What follows belongs to an exercise in optimizing a design on an open flow for small area; a production flow would make more cautious choices.
Function was checked by simulation only, so behaviour that the tests miss may differ from the original.
Power figures rest on the tool's default switching activity, not on a simulated workload.

$ cat design/flow/design.v
module pe (input clk, rst,
       input 		       rsel_i, csel_i,  
       input 		       rsel_o, csel_o,  
       input [2-1:0]    cmd,
       output [1-1:0] status_out,  
       input [1-1:0]  state_in,
       output reg [1-1:0] state_out,
       output 		       active,  
       input [1-1:0]  w_i, e_i, n_i, s_i,  
       input [1-1:0]  nw_i, ne_i, sw_i, se_i     
       );
   logic sel_i, sel_o;
   assign sel_i = rsel_i & csel_i;
   assign sel_o = rsel_o & csel_o;
   logic [1-1:0] 	      state, nstate;
    function [1-1:0] status_from_state;
        input [1-1:0] state;
        status_from_state = state;   
    endfunction  
    assign              status_out = status_from_state(state);
   logic [3*1:0] 			 neighbor_count;
   assign neighbor_count = w_i + n_i + e_i + s_i
      + nw_i + ne_i + sw_i + se_i;
    always_ff @(posedge clk)
        if (rst) begin 
            state <= 1'b0;
        end
        else begin 
            state <= nstate;
        end
    always_comb begin
        state_out = state;  
        nstate = state;
        if (sel_o) begin
            state_out = state;
        end
        else begin
            state_out = 0;
        end   
        case (cmd)
            2'd0: begin
                    nstate = state;   
                end
            2'd1: begin
                    if (neighbor_count < 2) nstate = 1'b0;
                    else if (neighbor_count == 2) nstate = state;
                    else if (neighbor_count == 3) nstate = 1'b1;
                    else nstate = 1'b0;
                end
            2'd3:
                if (sel_i) begin
                    nstate = state_in;
                end
                else begin
                    nstate = state;
                end
            default: begin
                nstate = state;
            end
        endcase  
   end  
   assign active = nstate != state;
endmodule  
module pe_array ( input                       clk, reset,
 		  input [2-1:0]    cmd,
		  input [1-1:0]  state_in,
		  output logic [1-1:0] state_out,
		  output logic		      active,
		  input [4-1:0]      adr_x_i,
		  input [4-1:0]      adr_y_i,
          input [4-1:0]      adr_x_o,
          input [4-1:0]      adr_y_o
		  );
   genvar i, j;
   logic [16+2-1:0][16+2-1:0][1-1:0] status_a;   
   logic [16-1:0][16-1:0] active_a;
   logic [16-1:0][16-1:0][1-1:0] state_out_a; 
    logic [16-1:0] 		csel_i;
    logic [16-1:0] 		rsel_i;
    logic [16-1:0] 		csel_o;
    logic [16-1:0] 		rsel_o;
    generate
        for (i=0; i<16; i=i+1) begin
            assign csel_i[i] = (adr_x_i == i);
            assign csel_o[i] = (adr_x_o == i);
        end
    endgenerate
    generate
        for (i=0; i<16; i=i+1) begin
            assign rsel_i[i] = (adr_y_i == i);
            assign rsel_o[i] = (adr_y_o == i);
        end
    endgenerate
    generate
        for (i=1; i<16+1; i=i+1)  
	    begin: outer
	        for (j=1; j<16+1; j=j+1)  
	        begin : inner
		    pe PE_INST (
		                .clk(clk),
		                .rst(reset),
		                .rsel_i(rsel_i[(j-1)]),
		                .csel_i(csel_i[(i-1)]),
                        .rsel_o(rsel_o[(j-1)]),
                        .csel_o(csel_o[(i-1)]),
		                .cmd(cmd),
		      	        .status_out(status_a[(i)][(j)]),
		      	        .state_in(state_in),
		                .state_out(state_out_a[(i-1)][(j-1)]),
		      	        .active(active_a[(i-1)][(j-1)]),
		      	        .w_i(status_a[i-1][j]),
		      	        .n_i(status_a[i][j-1]),
		      	        .e_i(status_a[i+1][j]),
		      	        .s_i(status_a[i][j+1]),
		      	        .nw_i(status_a[i-1][j-1]),
		      	        .ne_i(status_a[i+1][j-1]),
		      	        .se_i(status_a[i+1][j+1]),
		      	        .sw_i(status_a[i-1][j+1])
	                    );
		  end
	    end
    endgenerate
    generate
        for (i=0; i<16+2; i=i+1) begin
            assign status_a[i][0] = 1'b0;    
	        assign status_a[i][16+1] = 1'b0;   
        end
    endgenerate
    generate
        for (j=1; j<16+2; j=j+1) begin
	       assign status_a[0][j] = 1'b0;    
	       assign status_a[16+1][j] = 1'b0;   
        end
    endgenerate
    always_comb
        begin
	       integer i, j;
	       active = 0;
	       state_out = 0;
	       for (i=0; i<16; i=i+1) begin
	           for (j=0; j<16; j=j+1) begin
	               active = active | active_a[i][j];
	               state_out = state_out | state_out_a[i][j];
	           end
	       end
        end
endmodule  
$ cat design/flow/run.sh
#!/bin/bash
# synth_recipe.tcl (not shown) runs the flow's synth.tcl, then flattens the netlist and writes it again
# the make line also repeats each setting of config.mk as NAME=value (left out here)
make -C /OpenROAD-flow-scripts/flow DESIGN_CONFIG=/design/flow/config.mk WORK_HOME=/design/flow/orfs CLKGATE_MAP_FILE= SYNTH_SCRIPT=/design/flow/synth_recipe.tcl finish
$ cat design/flow/config.mk
export PLATFORM = sky130hd
export DESIGN_NAME = pe_array
export DESIGN_NICKNAME = pe_array
export VERILOG_FILES = /design/flow/design.v
export SDC_FILE = /design/flow/constraint.sdc
export NUM_CORES = 4
export LEC_CHECK = 0
export CAP_MARGIN = 30
export CORE_MARGIN = 2
export CORE_UTILIZATION = 30
export PLACE_DENSITY = 0.45
export SLEW_MARGIN = 20
$ cat design/flow/constraint.sdc
create_clock -name core_clock -period 15.0 [get_ports {clk}]
set_input_delay 3.0000 -clock core_clock [delete_from_list [all_inputs] [get_ports {clk}]]
set_output_delay 3.0000 -clock core_clock [all_outputs]
set_load 0.01 [all_outputs]
Figure 1. Pin placement.
(1 px per µm) Pins as bars across the die edge, other pins in gray.
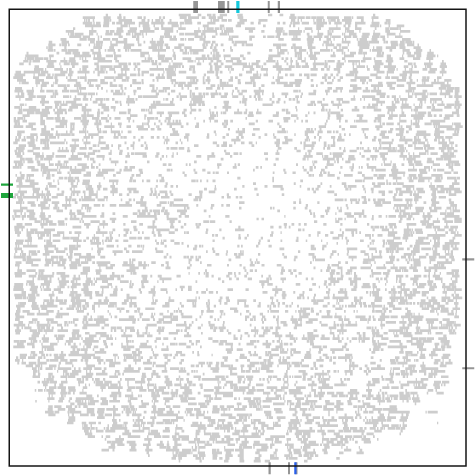
Key: blue = state_out [pins 1, direction output, edge south]; green = adr_y_i [pins 4, direction input, edge west]; cyan = cmd [pins 2, direction input, edge north]

Figure 2. The clock tree on the layout.
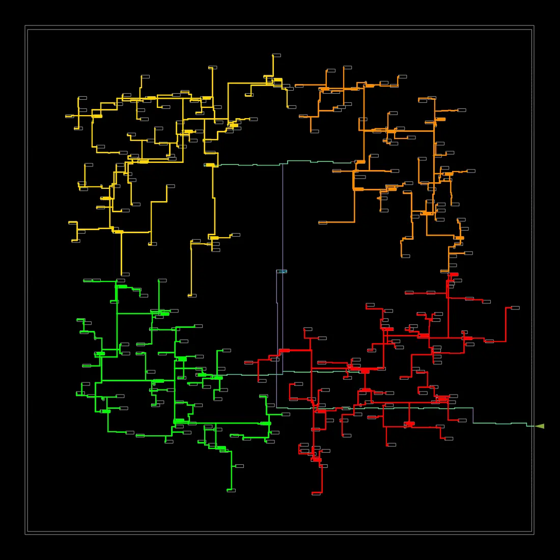
master cell of the clock root buffer: clkbuf_16
number of clock sinks: 256

==> results.py <==
metrics = {
    "die": {
        "count_of_standard_cell_rows": 165,
        "core-area_mm2": 0.202,
        "ios": 23,
        "initial_core_util": 0.302,
    },
    "grt": {
        "met1_usage": 0.559,
        "use_met3": 0.165,
        "globalRouteTotalUtil": 0.455,
        "first_pass_grt_wire_length_mm": 621,
    },
    "place": {
        "post_dp_cell_area_mm2": 0.0667,
        "dp_hpwl_mm": 369,
        "post-place-ws_ns": 3.07,
        "place_inst": 9896,
    },
    "power": {
        "power.leakage_nw": 28.5,
        "power_density_mw_per_mm2": 193,
        "vdd_drop_max_uv": 122,
    },
    "timing": {
        "finalCriticalPeriod_ns": 12.26,
        "number_of_endpoints_with_negative_hold_slack_in_the_final_report": 0,
        "layout_worst_path_cycle_share": 0.817,
        "slew_limit_fails": 0,
        "timing.clock.skew_ns": 0.0502,
        "worst_slew_pin_slew_ns": 1.36,
        "finalSetupViolations": 0,
        "max_freq_ghz": 0.0816,
    },
    "clock_tree": {
        "cts_max_level": 2,
        "clock_insertion_delay_worst_skew_ns": 0.70,
        "path_clk_slew_ns": 0.06,
        "clock_tree_from_tritoncts": "yes",
        "cts-resized-gates": 0,
        "numCtsBuffers": 45,
    },
    "finish": {
        "largest_reg_flops": 256,
        "n_fill_cell": 21300,
        "layout_common_cells": "1,295 x inv_1, 900 x fa_1, 711 x ha_1",
        "utilization": 0.339,
        "finish.net_count": 8929,
    },
    "routing": {
        "drt_drc_violations_left": 0,
        "antenna_violating_nets_post_route": 0,
        "detail_route.wirelength_mm": 480,
        "met1Wirelength_mm": 184,
        "top_layer_used": "met5",
    },
    "logic_synthesis": {
        "post_synth_inst_count": 7175,
        "synth_ff_type": "dfxtp_1",
        "postSynthAreaPerCell_um2": 8.51,
        "postSynthRegisterBits": 256,
        "post_synth_main_area_contributors": "fa_1 30%, ha_1 15%, dfxtp_1 8.4%, inv_1 8.0%, a21oi_1 3.4%",
        "synth_most_common_cell": "inv_1",
        "synth_fa_ha_area_frac": 0.441,
        "yosysWarningCount": 2,
        "mappedNetlistArea_mm2": 0.0611,
        "postSynth.asyncResetShare": 0,
    },
    "setup_path": {
        "max_stage_delay_ns": 1.02,
        "slowest_stage": "clkdlybuf4s50_1",
        "critical_path_class": "in -> out",
        "critical_path.reg2reg.startpoint": "outer[2].inner[6].PE_INST.state$_SDFF_PP0_",
        "worst-endpoint-required_ns": 12.00,
        "timing.critical_path.arrival_ns": 9.26,
        "worst_r2r_path_depth": 11,
    },
    "hold_path": {
        "timing.hold.worst_path_depth": 2,
        "timing.hold.worst.start": "outer[16].inner[11].PE_INST.state$_SDFF_PP0_",
        "min-delay-path-class": "reg -> reg",
    },
    "status": {
        "status": "no timing/DRC/antenna violations",
    },
}
Figure 3. Wires at chosen ports, followed through buffers.
(1 px per µm)
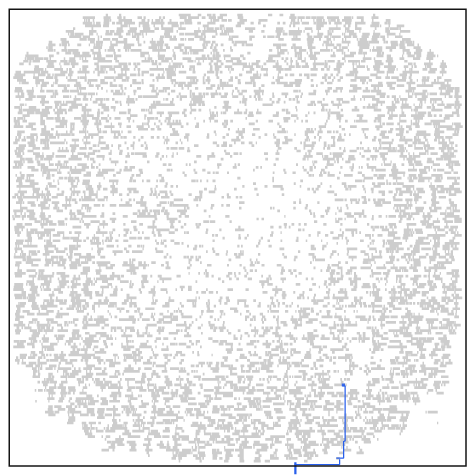
Key: blue = state_out [bits 1, direction output, edge south, end cells 1, buffers 1, wire 134 µm]

Figure 4. Placement by cell class.
(1.5 px per µm)
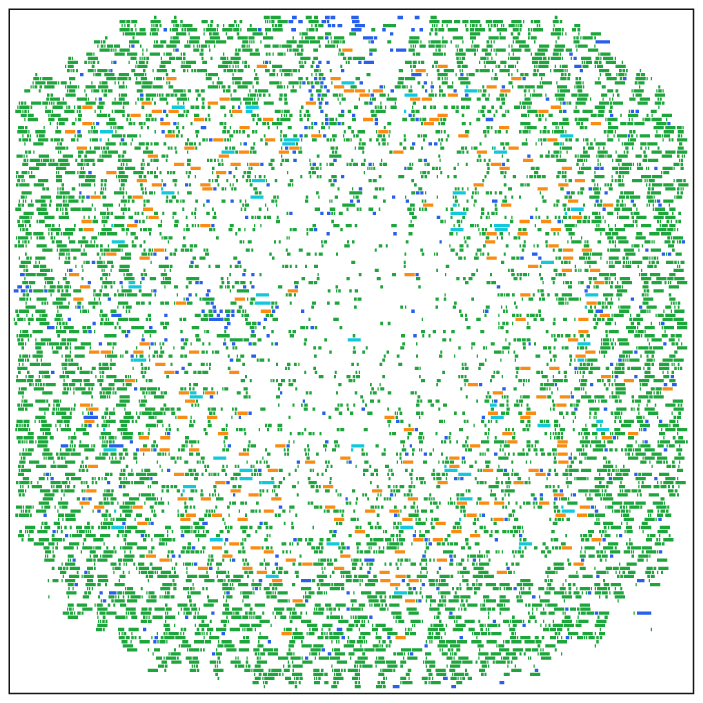
Key: cyan = clock drivers and dummy loads [cells 78, share of their area 2.3%]; orange = flip-flops [cells 256, share of their area 7.9%]; green = all other logic [cells 6,549, share of their area 84%]; blue = other buffers and delay cells [cells 445, share of their area 5.6%]

-- report_power, final --
| part | total [mW] | switching (mW) | internal, mW |
|---|---|---|---|
| registers | 1.35 | 0.510 | 0.835 |
| logic | 10.8 | 7.25 | 3.52 |
| clock network | 1.16 | 0.493 | 0.668 |
-- area by class of cell --
class,count,area [µm²],share of cell area
timing repair buffer,445,3650,0.0532
clock inverter,8,144,0.00210
sequential,256,5120,0.0747
inverter,1300,4890,0.0713
multi-input combinational,5249,50000,0.729
tap,2672,3340,0.0487
antenna,56,140,0.00204
clock buffer,70,1320,0.0193
-- worst max path at each step --
stage                     from     end  cells past startpoint
floorplan           adr_y_i[0]  active                     11
global placement        cmd[1]  active                     13
detailed placement  adr_x_i[0]  active                     14
CTS                 adr_x_i[0]  active                     14
global route        adr_x_i[0]  active                     14
finish              adr_x_i[0]  active                     14
-- cell families (layout without fill, tap and decap cells) --
logic type	Yosys count	after routing
AO/OA/AOI/OAI	1829	1829
XOR/XNOR	11	11
adder cells (fa/ha/maj)	1611	1611
buffers and inverters	1670	1823
flip-flops	256	256
multiplexers	85	85
other	0	56
AND/OR/NAND/NOR	1713	1713

static timing again, ports no longer ideal:
Ports are ideal in the flow. The routed layout listed here was re-timed in OpenROAD. Step 1 sets driving cells, clkbuf_16 on the clock port and buf_2 on the other inputs (assumed; they add their load-dependent delay and slew). Step 2 also shifts input and output timing later by t, the mid clock arrival at the registers, as if the neighbouring blocks saw the same clock. Slacks: ideal / step 1 / step 2; pairs: ideal / step 1.
t, ns: 0.760
slack for setup (ns): 2.740 / 2.718 / 2.718
worst setup path after step 2: input to output
worst register clock-pin slew, ns: 0.07 / 0.07
cell pins on the clock port's net: 1
After both steps this run still meets setup and hold. For this run, drivers alone change the setup slack by -0.022 ns; drivers and shift together by -0.022 ns.
